Source: an optimization exercise on an open RTL-to-GDS flow (aim: small area, a short achievable clock period and few clock cycles). Production flows keep margins and buffers that such runs may drop. In this exercise RTL edits were held to simulation tests only and were not proved equivalent to the original. Power and IR drop assume default switching activity.

[flow/config.mk]
export PLATFORM = sky130hd
export DESIGN_NAME = top
export DESIGN_NICKNAME = top
export VERILOG_FILES = /design/flow/design.v
export SDC_FILE = /design/flow/constraint.sdc
export NUM_CORES = 4
export LEC_CHECK = 0
export CAP_MARGIN = 20
export CORE_MARGIN = 2
export CORE_UTILIZATION = 40
export PLACE_DENSITY = 0.6
export SLEW_MARGIN = 20
[flow/constraint.sdc]
create_clock -name core_clock -period 10.0 [get_ports {clk}]
set_input_delay 2.0000 -clock core_clock [delete_from_list [all_inputs] [get_ports {clk}]]
set_output_delay 2.0000 -clock core_clock [all_outputs]
set_load 0.01 [all_outputs]
[flow/design.v]
module alu32(enable_pc_set, alu_result, scr1, scr2, opcode, sub_opcode_5bit, sub_opcode_8bit, sv);
  parameter TYPE_BASIC=6'b100000;
  parameter ADD=5'b00000, SUB=5'b00001, AND=5'b00010,
            OR=5'b00100, XOR=5'b00011, SRLI=5'b01001, SLLI=5'b01000,
            ROTRI=5'b01011;
  parameter ADDI=6'b101000, ORI=6'b101100, XORI=6'b101011, LWI=6'b000010, SWI=6'b001010;
  parameter MOVI=6'b100010;
  parameter BEQ=6'b100110;
  parameter J=6'b100100;
  parameter TYPE_LS=6'b011100;
  parameter LW=8'b00000010, SW=8'b00001010;
  output reg [31:0] alu_result;
  output reg enable_pc_set;
  input [31:0] scr1, scr2;
  input [5:0] opcode;
  input [4:0] sub_opcode_5bit;
  input [7:0] sub_opcode_8bit;
  input [1:0] sv;
  reg [63:0] rotate;
  always @(*) begin
    alu_result = 32'b0;
    enable_pc_set = 1'b0;
    rotate = {scr1, scr1} >> scr2[4:0];
    case (opcode)
      TYPE_BASIC : case (sub_opcode_5bit)
                     ADD   : alu_result = scr1 + scr2;
                     SUB   : alu_result = scr1 - scr2;
                     AND   : alu_result = scr1 & scr2;
                     OR    : alu_result = scr1 | scr2;
                     XOR   : alu_result = scr1 ^ scr2;
                     SRLI  : alu_result = scr1 >> scr2[4:0];
                     SLLI  : alu_result = scr1 << scr2[4:0];
                     ROTRI : alu_result = rotate[31:0];
                     default : alu_result = 32'b0;
                   endcase
      ADDI : alu_result = scr1 + scr2;
      ORI  : alu_result = scr1 | scr2;
      XORI : alu_result = scr1 ^ scr2;
      MOVI : alu_result = scr2;
      BEQ  : enable_pc_set = (scr1 == scr2);
      J    : enable_pc_set = 1'b1;
      LWI  : alu_result = scr1 + (scr2 << 2);
      SWI  : alu_result = scr1 + (scr2 << 2);
      TYPE_LS : case (sub_opcode_8bit)
                  LW : alu_result = scr1 + (scr2 << sv);
                  SW : alu_result = scr1 + (scr2 << sv);
                  default : alu_result = 32'b0;
                endcase
      default : alu_result = 32'b0;
    endcase
  end
endmodule
module regfile(read_data1, read_data2, read_dataT, read_address1, read_address2,
        addressT, write_data, clk, reset, write);
  parameter DataSize = 32;
  parameter AddrSize = 5;
  output [DataSize-1:0] read_data1;
  output [DataSize-1:0] read_data2;
  output [DataSize-1:0] read_dataT;
  input [AddrSize-1:0] read_address1;
  input [AddrSize-1:0] read_address2;
  input [AddrSize-1:0] addressT;
  input [DataSize-1:0] write_data;
  input clk, reset, write;
  reg [DataSize-1:0] rw_reg [31:0];
  integer i;
  assign read_data1 = rw_reg[read_address1];
  assign read_data2 = rw_reg[read_address2];
  assign read_dataT = rw_reg[addressT];
  always @(posedge clk) begin
    if (reset) begin
      for (i = 0; i < 32; i = i + 1)
        rw_reg[i] <= 32'b0;
    end else if (write) begin
      rw_reg[addressT] <= write_data;
    end
  end
endmodule
module imm_select_mux(imm_out, imm_5bit, imm_15bit, imm_20bit, imm_14bit, imm_24bit, imm_select);
  parameter DataSize = 32;
  parameter imm5bitZE = 3'b000, imm15bitSE = 3'b001, imm15bitZE = 3'b010, imm20bitSE = 3'b011, imm14bitSE = 3'b100, imm24bitSE = 3'b101;
  input [4:0] imm_5bit;
  input [14:0] imm_15bit;
  input [19:0] imm_20bit;
  input [13:0] imm_14bit;
  input [23:0] imm_24bit;
  input [2:0] imm_select;
  output reg [DataSize-1:0] imm_out;
  always @(*) begin
    case (imm_select)
      imm5bitZE:  imm_out = {27'b0, imm_5bit};
      imm14bitSE: imm_out = {{18{imm_14bit[13]}}, imm_14bit};
      imm15bitSE: imm_out = {{17{imm_15bit[14]}}, imm_15bit};
      imm15bitZE: imm_out = {17'b0, imm_15bit};
      imm20bitSE: imm_out = {{12{imm_20bit[19]}}, imm_20bit};
      imm24bitSE: imm_out = {{8{imm_24bit[23]}}, imm_24bit};
      default:    imm_out = 32'b0;
    endcase
  end
endmodule
module alu_scr_mux(scr_out, imm, data, dataT, alu_scr_select);
    parameter sel_reg = 2'b00, sel_imm = 2'b01, sel_regT = 2'b10;
    parameter DataSize = 32;
    input [DataSize-1:0] imm;
    input [DataSize-1:0] data;
    input [DataSize-1:0] dataT;
    input [1:0] alu_scr_select;
    output reg [DataSize-1:0] scr_out;
    always @(*) begin
      case (alu_scr_select)
        sel_reg  : scr_out = data;
        sel_imm  : scr_out = imm;
        sel_regT : scr_out = dataT;
        default  : scr_out = 32'b0;
      endcase
    end
endmodule
module writeback_select_mux(write_data, DMout, alu_result, writeback_select);
  parameter DataSize = 32;
  parameter sel_aluResult = 2'b00, sel_DMout = 2'b01;
  input [DataSize-1:0] DMout;
  input [DataSize-1:0] alu_result;
  input [1:0] writeback_select;
  output reg [DataSize-1:0] write_data;
  always @(*) begin
    case (writeback_select)
      sel_DMout: write_data = DMout;
      default:   write_data = alu_result;
    endcase
  end
endmodule
module pc_tick(pc, cycle_cnt, halted, enable_pc_update, enable_pc_set, pc_set, reset, clock);
  parameter im_start = 10'h80;
  input clock;
  input reset;
  input halted;
  input enable_pc_update;
  input enable_pc_set;
  input [31:0] pc_set;
  output reg [9:0] pc;
  output reg [127:0] cycle_cnt;
  always @(posedge clock) begin
    if (reset)
      cycle_cnt <= 128'b0;
    else if (!halted)
      cycle_cnt <= cycle_cnt + 128'b1;
  end
  always @(posedge clock) begin
    if (reset)
      pc <= im_start;
    else if (enable_pc_update) begin
      if (enable_pc_set)
        pc <= pc + pc_set[9:0];
      else
        pc <= pc + 10'd1;
    end
  end
endmodule
module ir_controller(done, Ins_cnt, enable_pc_update, enable_im_fetch, enable_im,
    enable_dm_fetch, enable_dm_write, enable_dm, enable_reg_write, enable_alu_latch,
    opcode, sub_opcode_5bit, sub_opcode_8bit, sv, imm5, imm15, imm20, imm14, imm24,
    read_address1, read_address2, addressT, imm_select, writeback_select,
    alu_scr_select1, alu_scr_select2, clock, reset, ir);
  parameter DataSize = 32;
  parameter AddrSize = 5;
  parameter InsSize = 64;
  input clock;
  input reset;
  input [DataSize-1:0] ir;
  output done;
  output reg [InsSize-1:0] Ins_cnt;
  output enable_pc_update;
  output enable_im_fetch;
  output enable_im;
  output enable_dm_fetch;
  output enable_dm_write;
  output enable_dm;
  output enable_reg_write;
  output enable_alu_latch;
  output reg [2:0] imm_select;
  output reg [1:0] writeback_select;
  output reg [1:0] alu_scr_select1;
  output reg [1:0] alu_scr_select2;
  output [5:0] opcode;
  output [4:0] sub_opcode_5bit;
  output [7:0] sub_opcode_8bit;
  output [1:0] sv;
  output [4:0] imm5;
  output [14:0] imm15;
  output [19:0] imm20;
  output [13:0] imm14;
  output [23:0] imm24;
  output [AddrSize-1:0] read_address1;
  output [AddrSize-1:0] read_address2;
  output [AddrSize-1:0] addressT;
  reg [DataSize-1:0] present_instruction;
  assign opcode          = present_instruction[30:25];
  assign sub_opcode_5bit = present_instruction[4:0];
  assign sub_opcode_8bit = present_instruction[7:0];
  assign sv              = present_instruction[9:8];
  assign imm5            = present_instruction[14:10];
  assign imm15           = present_instruction[14:0];
  assign imm20           = present_instruction[19:0];
  assign imm14           = present_instruction[13:0];
  assign imm24           = present_instruction[23:0];
  assign read_address1   = present_instruction[19:15];
  assign read_address2   = present_instruction[14:10];
  assign addressT        = present_instruction[24:20];
  parameter TYPE_BASIC=6'b100000;
  parameter ADD=5'b00000, SUB=5'b00001, AND=5'b00010,
            OR=5'b00100, XOR=5'b00011, SRLI=5'b01001, SLLI=5'b01000,
            ROTRI=5'b01011;
  parameter ADDI=6'b101000, ORI=6'b101100, XORI=6'b101011, LWI=6'b000010, SWI=6'b001010;
  parameter MOVI=6'b100010;
  parameter BEQ=6'b100110, J=6'b100100;
  parameter TYPE_LS=6'b011100;
  parameter LW=8'b00000010, SW=8'b00001010;
  parameter stopState = 4'd0, fetchState = 4'd1, exeState = 4'd2, lwFetchState = 4'd3,
            lwWriteState = 4'd4, writeState = 4'd5, swFetchState = 4'd6,
            swWriteState = 4'd7, updatePCState = 4'd8, haltState = 4'd9;
  parameter sel_imm5ZE = 3'b000, sel_imm15SE = 3'b001, sel_imm15ZE = 3'b010, sel_imm20SE = 3'b011, sel_imm14SE = 3'b100, sel_imm24SE = 3'b101;
  parameter sel_aluResult = 2'b00, sel_DMout = 2'b01;
  parameter sel_reg = 2'b00, sel_imm = 2'b01, sel_regT = 2'b10;
  reg [3:0] current_state;
  reg [3:0] next_state;
  reg is_load, is_store, is_write;
  always @(posedge clock) begin
    if (reset)
      current_state <= stopState;
    else
      current_state <= next_state;
  end
  always @(*) begin
    case (current_state)
      stopState     : next_state = fetchState;
      fetchState    : next_state = (ir == 32'b0) ? haltState : exeState;
      exeState      : next_state = lwFetchState;
      lwFetchState  : next_state = lwWriteState;
      lwWriteState  : next_state = writeState;
      writeState    : next_state = swFetchState;
      swFetchState  : next_state = swWriteState;
      swWriteState  : next_state = updatePCState;
      updatePCState : next_state = stopState;
      haltState     : next_state = haltState;
      default       : next_state = stopState;
    endcase
  end
  always @(posedge clock) begin
    if (reset)
      present_instruction <= 32'b0;
    else if (current_state == fetchState)
      present_instruction <= ir;
  end
  always @(posedge clock) begin
    if (reset)
      Ins_cnt <= 0;
    else if (current_state == updatePCState)
      Ins_cnt <= Ins_cnt + 1;
  end
  assign done             = (current_state == haltState);
  assign enable_im        = (current_state == stopState);
  assign enable_im_fetch  = (current_state == stopState);
  assign enable_alu_latch = (current_state == exeState);
  assign enable_dm_fetch  = (current_state == lwFetchState) && is_load;
  assign enable_dm_write  = (current_state == swWriteState) && is_store;
  assign enable_dm        = enable_dm_fetch || enable_dm_write;
  assign enable_reg_write = (current_state == writeState) && is_write;
  assign enable_pc_update = (current_state == updatePCState);
  always @(*) begin
    imm_select = sel_imm5ZE;
    alu_scr_select1 = sel_reg;
    alu_scr_select2 = sel_reg;
    writeback_select = sel_aluResult;
    is_load = 1'b0;
    is_store = 1'b0;
    is_write = 1'b0;
    case (opcode)
      TYPE_BASIC : begin
               if (sub_opcode_5bit == SRLI || sub_opcode_5bit == SLLI || sub_opcode_5bit == ROTRI) begin
                 alu_scr_select2 = sel_imm;
                 is_write = !(sub_opcode_5bit == SRLI && imm5 == 5'b0);
               end else begin
                 is_write = (sub_opcode_5bit == ADD) || (sub_opcode_5bit == SUB) ||
                            (sub_opcode_5bit == AND) || (sub_opcode_5bit == OR) ||
                            (sub_opcode_5bit == XOR);
               end
             end
      ADDI : begin
               imm_select = sel_imm15SE;
               alu_scr_select2 = sel_imm;
               is_write = 1'b1;
             end
      ORI  : begin
               imm_select = sel_imm15ZE;
               alu_scr_select2 = sel_imm;
               is_write = 1'b1;
             end
      XORI : begin
               imm_select = sel_imm15ZE;
               alu_scr_select2 = sel_imm;
               is_write = 1'b1;
             end
      LWI  : begin
               imm_select = sel_imm15ZE;
               alu_scr_select2 = sel_imm;
               writeback_select = sel_DMout;
               is_load = 1'b1;
               is_write = 1'b1;
             end
      SWI  : begin
               imm_select = sel_imm15ZE;
               alu_scr_select2 = sel_imm;
               is_store = 1'b1;
             end
      MOVI : begin
               imm_select = sel_imm20SE;
               alu_scr_select1 = sel_imm;
               alu_scr_select2 = sel_imm;
               is_write = 1'b1;
             end
      BEQ  : begin
               imm_select = sel_imm14SE;
               alu_scr_select1 = sel_reg;
               alu_scr_select2 = sel_regT;
             end
      J    : begin
               imm_select = sel_imm24SE;
             end
      TYPE_LS : case (sub_opcode_8bit)
                  LW : begin
                         writeback_select = sel_DMout;
                         is_load = 1'b1;
                         is_write = 1'b1;
                       end
                  SW : begin
                         is_store = 1'b1;
                       end
                  default : ;
                endcase
      default : ;
    endcase
  end
endmodule
module top (
  clk, rst,
  instruction, IM_read, IM_enable, IM_address,
  DM_out, DM_read, DM_write, DM_enable, DM_in, DM_address,
  Cycle_cnt, Ins_cnt, done
);
  parameter DataSize = 32;
  parameter DMAddrSize = 15;
  parameter IMAddrSize = 10;
  parameter RegAddrSize = 5;
  parameter CycleSize = 128;
  parameter InsSize = 64;
  input clk;
  input rst;
  input  [DataSize-1:0] instruction;
  output IM_read;
  output IM_enable;
  output [IMAddrSize-1:0] IM_address;
  input  [DataSize-1:0] DM_out;
  output DM_read;
  output DM_write;
  output DM_enable;
  output [DataSize-1:0] DM_in;
  output [DMAddrSize-1:0] DM_address;
  output [CycleSize-1:0] Cycle_cnt;
  output [InsSize-1:0] Ins_cnt;
  output done;
  wire [IMAddrSize-1:0] PC;
  wire enable_pc_update;
  wire enable_reg_write;
  wire enable_alu_latch;
  wire [5:0] opcode;
  wire [4:0] sub_opcode_5bit;
  wire [7:0] sub_opcode_8bit;
  wire [1:0] sv;
  wire [4:0] imm5;
  wire [14:0] imm15;
  wire [19:0] imm20;
  wire [13:0] imm14;
  wire [23:0] imm24;
  wire [RegAddrSize-1:0] read_address1;
  wire [RegAddrSize-1:0] read_address2;
  wire [RegAddrSize-1:0] addressT;
  wire [2:0] imm_select;
  wire [1:0] writeback_select;
  wire [1:0] alu_scr_select1;
  wire [1:0] alu_scr_select2;
  wire [DataSize-1:0] read_data1;
  wire [DataSize-1:0] read_data2;
  wire [DataSize-1:0] read_dataT;
  wire [DataSize-1:0] alu32_result;
  wire [DataSize-1:0] write_data;
  wire [DataSize-1:0] imm_out;
  wire [DataSize-1:0] scr_out1;
  wire [DataSize-1:0] scr_out2;
  wire alu_pc_set;
  reg [DataSize-1:0] alu_out;
  reg branch_taken;
  always @(posedge clk) begin
    if (rst) begin
      alu_out <= 32'b0;
      branch_taken <= 1'b0;
    end else if (enable_alu_latch) begin
      alu_out <= alu32_result;
      branch_taken <= alu_pc_set;
    end
  end
  assign IM_address = PC;
  assign DM_in = read_dataT;
  assign DM_address = alu_out[DMAddrSize-1:0];
  pc_tick pc_tick1 (
    .pc(PC),
    .cycle_cnt(Cycle_cnt),
    .halted(done),
    .enable_pc_update(enable_pc_update),
    .enable_pc_set(branch_taken),
    .pc_set(imm_out),
    .reset(rst),
    .clock(clk));
  ir_controller ir_controller1 (
    .done(done),
    .Ins_cnt(Ins_cnt),
    .enable_pc_update(enable_pc_update),
    .enable_im_fetch(IM_read),
    .enable_im(IM_enable),
    .enable_dm_fetch(DM_read),
    .enable_dm_write(DM_write),
    .enable_dm(DM_enable),
    .enable_reg_write(enable_reg_write),
    .enable_alu_latch(enable_alu_latch),
    .opcode(opcode),
    .sub_opcode_5bit(sub_opcode_5bit),
    .sub_opcode_8bit(sub_opcode_8bit),
    .sv(sv),
    .imm5(imm5),
    .imm15(imm15),
    .imm20(imm20),
    .imm14(imm14),
    .imm24(imm24),
    .read_address1(read_address1),
    .read_address2(read_address2),
    .addressT(addressT),
    .imm_select(imm_select),
    .writeback_select(writeback_select),
    .alu_scr_select1(alu_scr_select1),
    .alu_scr_select2(alu_scr_select2),
    .clock(clk),
    .reset(rst),
    .ir(instruction));
  regfile regfile1 (
    .read_data1(read_data1),
    .read_data2(read_data2),
    .read_dataT(read_dataT),
    .read_address1(read_address1),
    .read_address2(read_address2),
    .addressT(addressT),
    .write_data(write_data),
    .clk(clk),
    .reset(rst),
    .write(enable_reg_write));
  alu32 alu1 (
    .enable_pc_set(alu_pc_set),
    .alu_result(alu32_result),
    .scr1(scr_out1),
    .scr2(scr_out2),
    .opcode(opcode),
    .sub_opcode_5bit(sub_opcode_5bit),
    .sub_opcode_8bit(sub_opcode_8bit),
    .sv(sv));
  imm_select_mux imm_select_mux1 (
    .imm_out(imm_out),
    .imm_5bit(imm5),
    .imm_15bit(imm15),
    .imm_20bit(imm20),
    .imm_14bit(imm14),
    .imm_24bit(imm24),
    .imm_select(imm_select));
  alu_scr_mux alu_scr_mux1 (
    .scr_out(scr_out1),
    .imm(imm_out),
    .data(read_data1),
    .dataT(read_dataT),
    .alu_scr_select(alu_scr_select1));
  alu_scr_mux alu_scr_mux2 (
    .scr_out(scr_out2),
    .imm(imm_out),
    .data(read_data2),
    .dataT(read_dataT),
    .alu_scr_select(alu_scr_select2));
  writeback_select_mux writeback_select_mux1 (
    .write_data(write_data),
    .DMout(DM_out),
    .alu_result(alu_out),
    .writeback_select(writeback_select));
endmodule
[flow/run.sh]
#!/bin/bash
# synth_recipe.tcl (not shown) runs the flow's synth.tcl, then flattens the netlist and writes it again
# the make line also repeats each setting of config.mk as NAME=value (left out here)
make -C /OpenROAD-flow-scripts/flow DESIGN_CONFIG=/design/flow/config.mk WORK_HOME=/design/flow/orfs CLKGATE_MAP_FILE= SYNTH_SCRIPT=/design/flow/synth_recipe.tcl finish
==> run summary <==
The run finished with no timing, DRC or antenna violations. The height of the die is 471 µm. The number of DRC violations after detailed-routing iteration 0 came out at 12132.

The number of enable flip-flop cells after synthesis is 1024. The H-tree was split into 4 levels. After clock tree synthesis, the repair step resized 0 gates. The internal power consumption came out at 11.1 mW. The type of destination of the critical path is a register. The met2 capacity usage during global routing is 53.9%.

By area the synthesized netlist is led by edfxtp_1, mux4_2, dfxtp_1, nor2_1, mux2i_1. The number of primary I/O pins is 321. The power share of the sequential group is 36.0%. The main flop type after synthesis is edfxtp_1. The share of Yosys cell area claimed by the top area cell type came out at 35.3%. The sequential fraction of the synthesis area is 41.8%. The total negative setup slack is 0 ps. The via count of the first global-routing pass came to 72211. STA classifies the critical path startpoint as a register.

IR analysis of the VDD net gives a maximum drop of 130 µV. Derived from the worst setup path, the maximum achievable clock frequency is 0.116 GHz. The global-route wire length before repair is 569000 µm. The global-route usage over all layers is 36.2%. The latest clock arrival within the worst-skew pair is 870 ps. Across the run, the number of max-cap violations was 0.

The number of hold-repair buffers added at the cts stage came out at 0. The post-placement setup slack came out at 1780 ps. The min-delay analysis places its worst path in the category register to register. The final number of setup-violating endpoints is 0.

Buffers placed on the I/O ports in this run total 320. The final worst-path setup slack is 1400 ps. Setup repair after global routing left no endpoint under its margin. The mean instance size in the synthesized netlist came out at 11.3 µm². The switching part of the total is 35.8%.

The largest driver fanout on the critical path is 20. Data on the critical path is required at its endpoint by 10730 ps. The worst pin sits at a relative slew slack of 11.5%. In the routed design, unresolved DRC markers number 0. From synthesis to final layout, the design area changed by 13.9%. The final count of pins violating max slew is 0. After synthesis, the most frequently instantiated cells are nor2_1, edfxtp_1, mux4_2, nand2_1, clkbuf_1.

The clock transition time at the flip-flop clock pins of the worst setup and hold paths came out at 60 ps. The share of async-settable or async-resettable flops after synthesis is 0%. The last weighted congestion value of the routability-driven placer is 1.08. The final layout contains routed wiring with a total length of 411000 µm.
Testbench counts, summed over its fixed seeds: cycles 46,585.
critical path: stages (launching register included):
cell and delay, ps:
dfxtp_1 820, nor3b_1 490, o21ai_1 240, o21a_1 480, a211oi_1 750, o211ai_1 570
buf_4 420, ha_1 560, o21ai_0 220, o21ai_1 340, o31ai_1 590, a21oi_1 270
o2111ai_1 250, nand3_1 250, o311ai_0 550, mux2_2 400, a2111oi_0 490, o2111ai_1 180
o31ai_1 390, a32oi_1 160
layer usage:
metal	vias to the layer above	routed length (µm)
met2	6747	177000
met1	37618	140000
met3	1731	56400
li1	29664	-
met4	26	37300
met5	-	211
layout make-up:
| type | instances | area, µm² |
|---|---|---|
| diodes | 17 | 42.5 |
| clock buffers | 192 | 4140 |
| clock inverters | 90 | 973 |
| fillers | 19851 | 118000 |
| inverters | 158 | 594 |
| multi-input cells | 5571 | 47700 |
| flip-flops and latches | 1309 | 36500 |
| well taps | 2854 | 3570 |
| repair buffers | 604 | 5820 |
final timing paths:
check | cells past startpoint | startpoint | slack, ps | endpoint
setup / recovery | 19 | ir_controller1.present_instruction[26] | 1400 | alu_out[29]
hold reg to reg | 2 | pc_tick1.pc[3] | 480 | pc_tick1.pc[3]
setup reg to reg | 19 | ir_controller1.present_instruction[26] | 1400 | alu_out[29]
hold / removal | 2 | pc_tick1.pc[3] | 480 | pc_tick1.pc[3]
power groups by stage:
stage | clock [mW] | combinational (mW) | sequential [mW]
final | 5.83 | 5.27 | 6.23
after global routing | 6.06 | 5.40 | 6.24
after CTS | 5.86 | 5.02 | 6.22
after detailed placement | 0 | 5.00 | 6.33
after global placement | 0 | 5.01 | 6.31
after floorplan | 0 | 3.20 | 6.20
per-stage QoR:
step           cells  hold WS, ps  power [mW]  instance area, µm²  utilization [%]
2_1_floorplan   7727          429        9.40               87200                -
3_5_place_dp   10488          469        11.3               94000             43.3
3_3_place_gp   10478          464        11.3               93700             43.2
4_1_cts        10770          479        17.1               99100             45.7
5_1_grt        10785          503        17.7               99300             45.8
6_report       10795          477        17.3               99300             45.8
placed cells by master, fill, tap and decap left out, types with 60 or more instances in the layout:
cell type	count
a22oi_1	95
inv_1	152
clkdlybuf4s50_1	319
and3_1	60
nor3_1	99
ha_1	167
nor2_1	1447
a21o_1	63
nand3_1	172
xor2_1	139
nand2_1	455
mux2i_1	294
dfxtp_1	269
mux4_2	832
buf_4	247
edfxtp_1	1024
nand4_1	63
xnor2_1	118
a21oi_1	321
clkbuf_16	158
o21ai_0	254
cell families (layout without fill, tap and decap cells):
logic type	Yosys count	after routing	synth area share (%)
AO/OA/AOI/OAI	1329	1329	10.2
XOR/XNOR	257	257	2.58
adder cells (fa/ha/maj)	172	172	2.51
buffers and inverters	847	1044	4.34
flip-flops	1309	1309	41.8
multiplexers	1167	1167	25.3
other	0	17	0
AND/OR/NAND/NOR	2646	2646	13.2
### Signal wires on met3

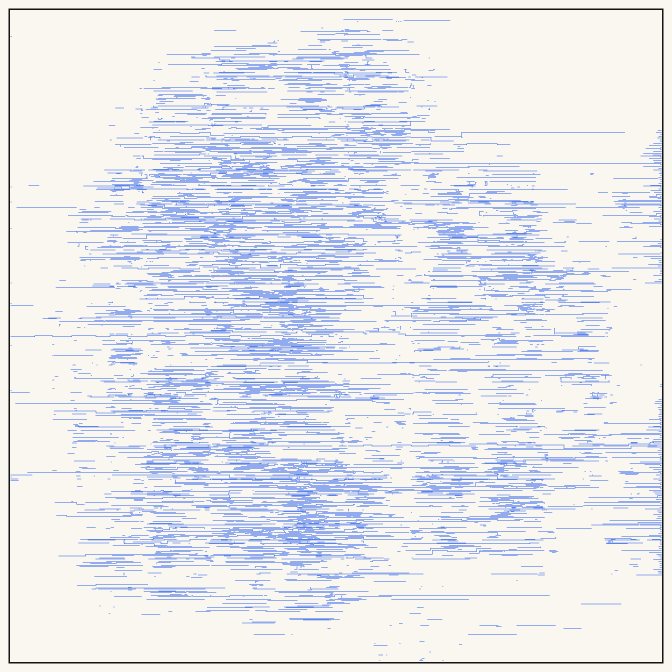
longest straight run: 178 µm
main direction: horizontal

### Placement by cell class

Fill, decap, tap and diode cells in gray.
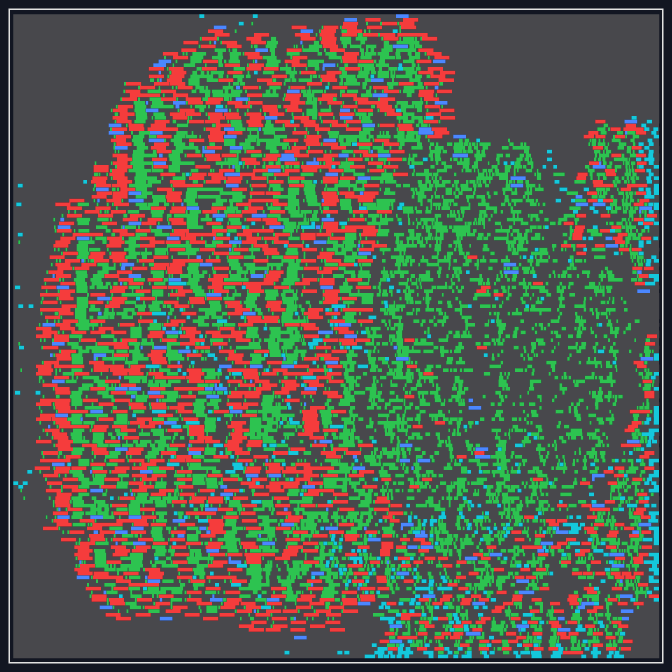
legend:
  green:
    class: combinational and other logic
    cells: 5729
  cyan:
    class: other buffers and delay cells
    cells: 604
  blue:
    class: clock drivers and dummy loads
    cells: 282
  red:
    class: flops
    cells: 1309

### Routing congestion

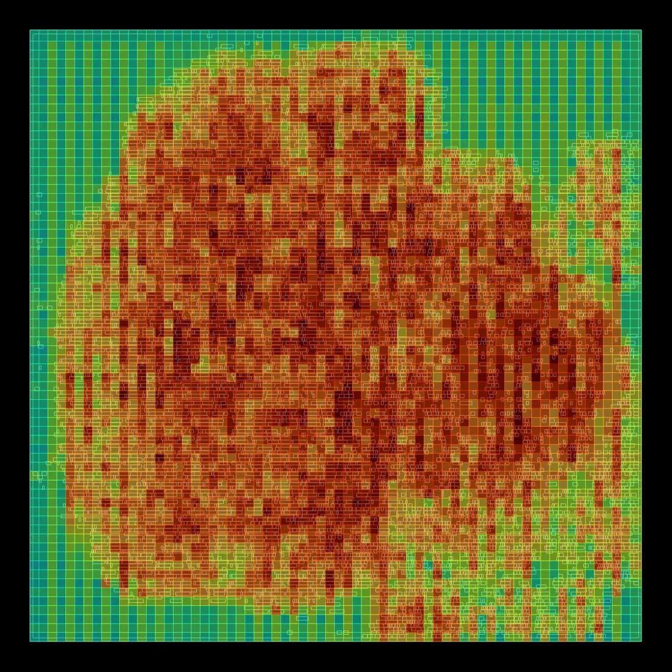
final design utilization: 45.8%
met3 Resource Use GR: 11.2%
global-route met1 utilization: 44.3%

### Close-up of the layout

Window x 341 to 366, y 105 to 130 µm. Cells in gray, sequential cells in the stronger gray; small squares are vias.
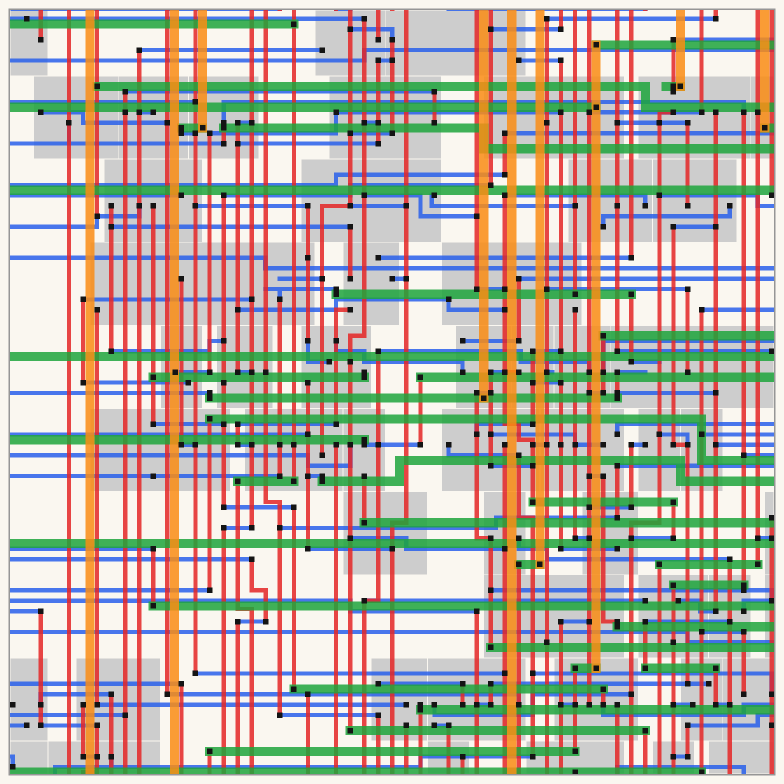
legend:
  red:
    layer: metal 2
  blue:
    layer: metal 1
  orange:
    layer: metal 4
  green:
    layer: metal 3
sequential cells in the window: 0
most frequent: a21oi_1 (6), ha_1 (6), nor2_1 (5)
cells with their middle in the window: 42

### Register map, names as in the netlist

Scale bar: 100 µm. Other sequential cells in the stronger gray, the rest of the logic in the fainter gray.
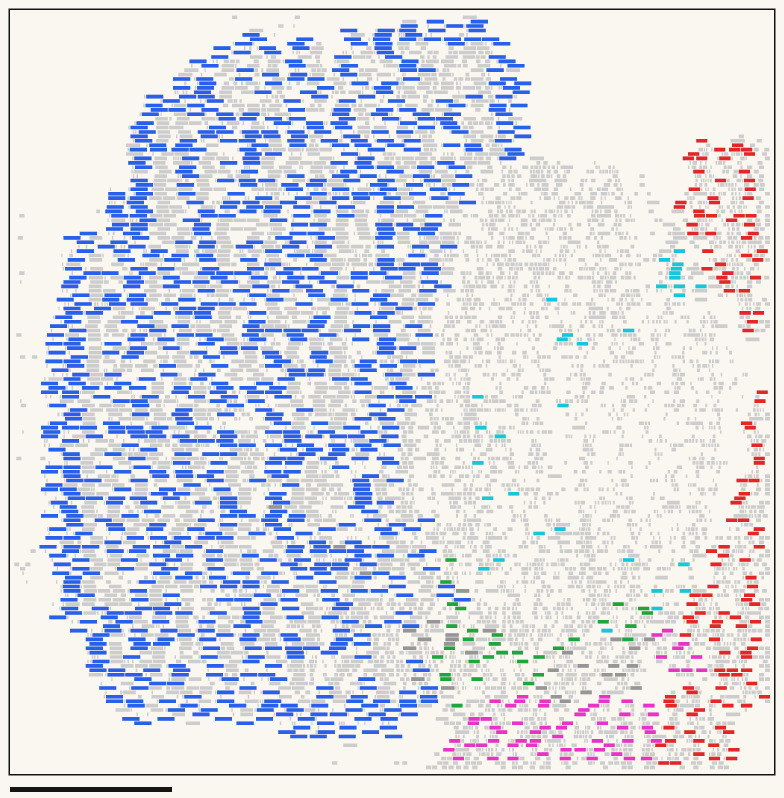
legend:
  cyan:
    netlist_name: alu_out
    sequential_cells: 32
    where: middle right
  green:
    netlist_name: ir_controller1.present_instruction
    sequential_cells: 31
  magenta:
    netlist_name: ir_controller1.Ins_cnt
    sequential_cells: 64
    where: lower right
  red:
    netlist_name: pc_tick1.cycle_cnt
    sequential_cells: 128
    where: a vertical strip on the right
  blue:
    netlist_name: regfile1.rw_reg
    sequential_cells: 1024
not colored: 30

re-timing with driven ports:
The flow's constraints put no driver on any port. The routed layout listed below was extracted and timed again, unchanged, in two steps.
Step 1 (the two cells are an assumption about what drives the block):
set clk [get_ports {clk}]
set_driving_cell -lib_cell sky130_fd_sc_hd__clkbuf_16 $clk
set_driving_cell -lib_cell sky130_fd_sc_hd__buf_2 [delete_from_list [all_inputs] $clk]
Step 2 moves the port delays by t, midway between the first and last clock arrival at a register: inputs arrive t later, outputs are due t later. That takes back most of the time a late clock gives input paths.
Slacks: no drivers / after step 1 / after step 2; pairs: no drivers / after step 1.
shift t [ns]: 0.944
setup slack, ns: 1.402 / 1.402 / 1.402
hold slack, ns: 0.477 / 0.477 / 0.477
worst register clock-pin slew, ns: 0.07 / 0.07
pins driven straight from the clock port: 1
After both steps setup and hold are still met in this run. The setup slack of this run moves by 0.000 ns with the drivers and by 0.000 ns with both steps.
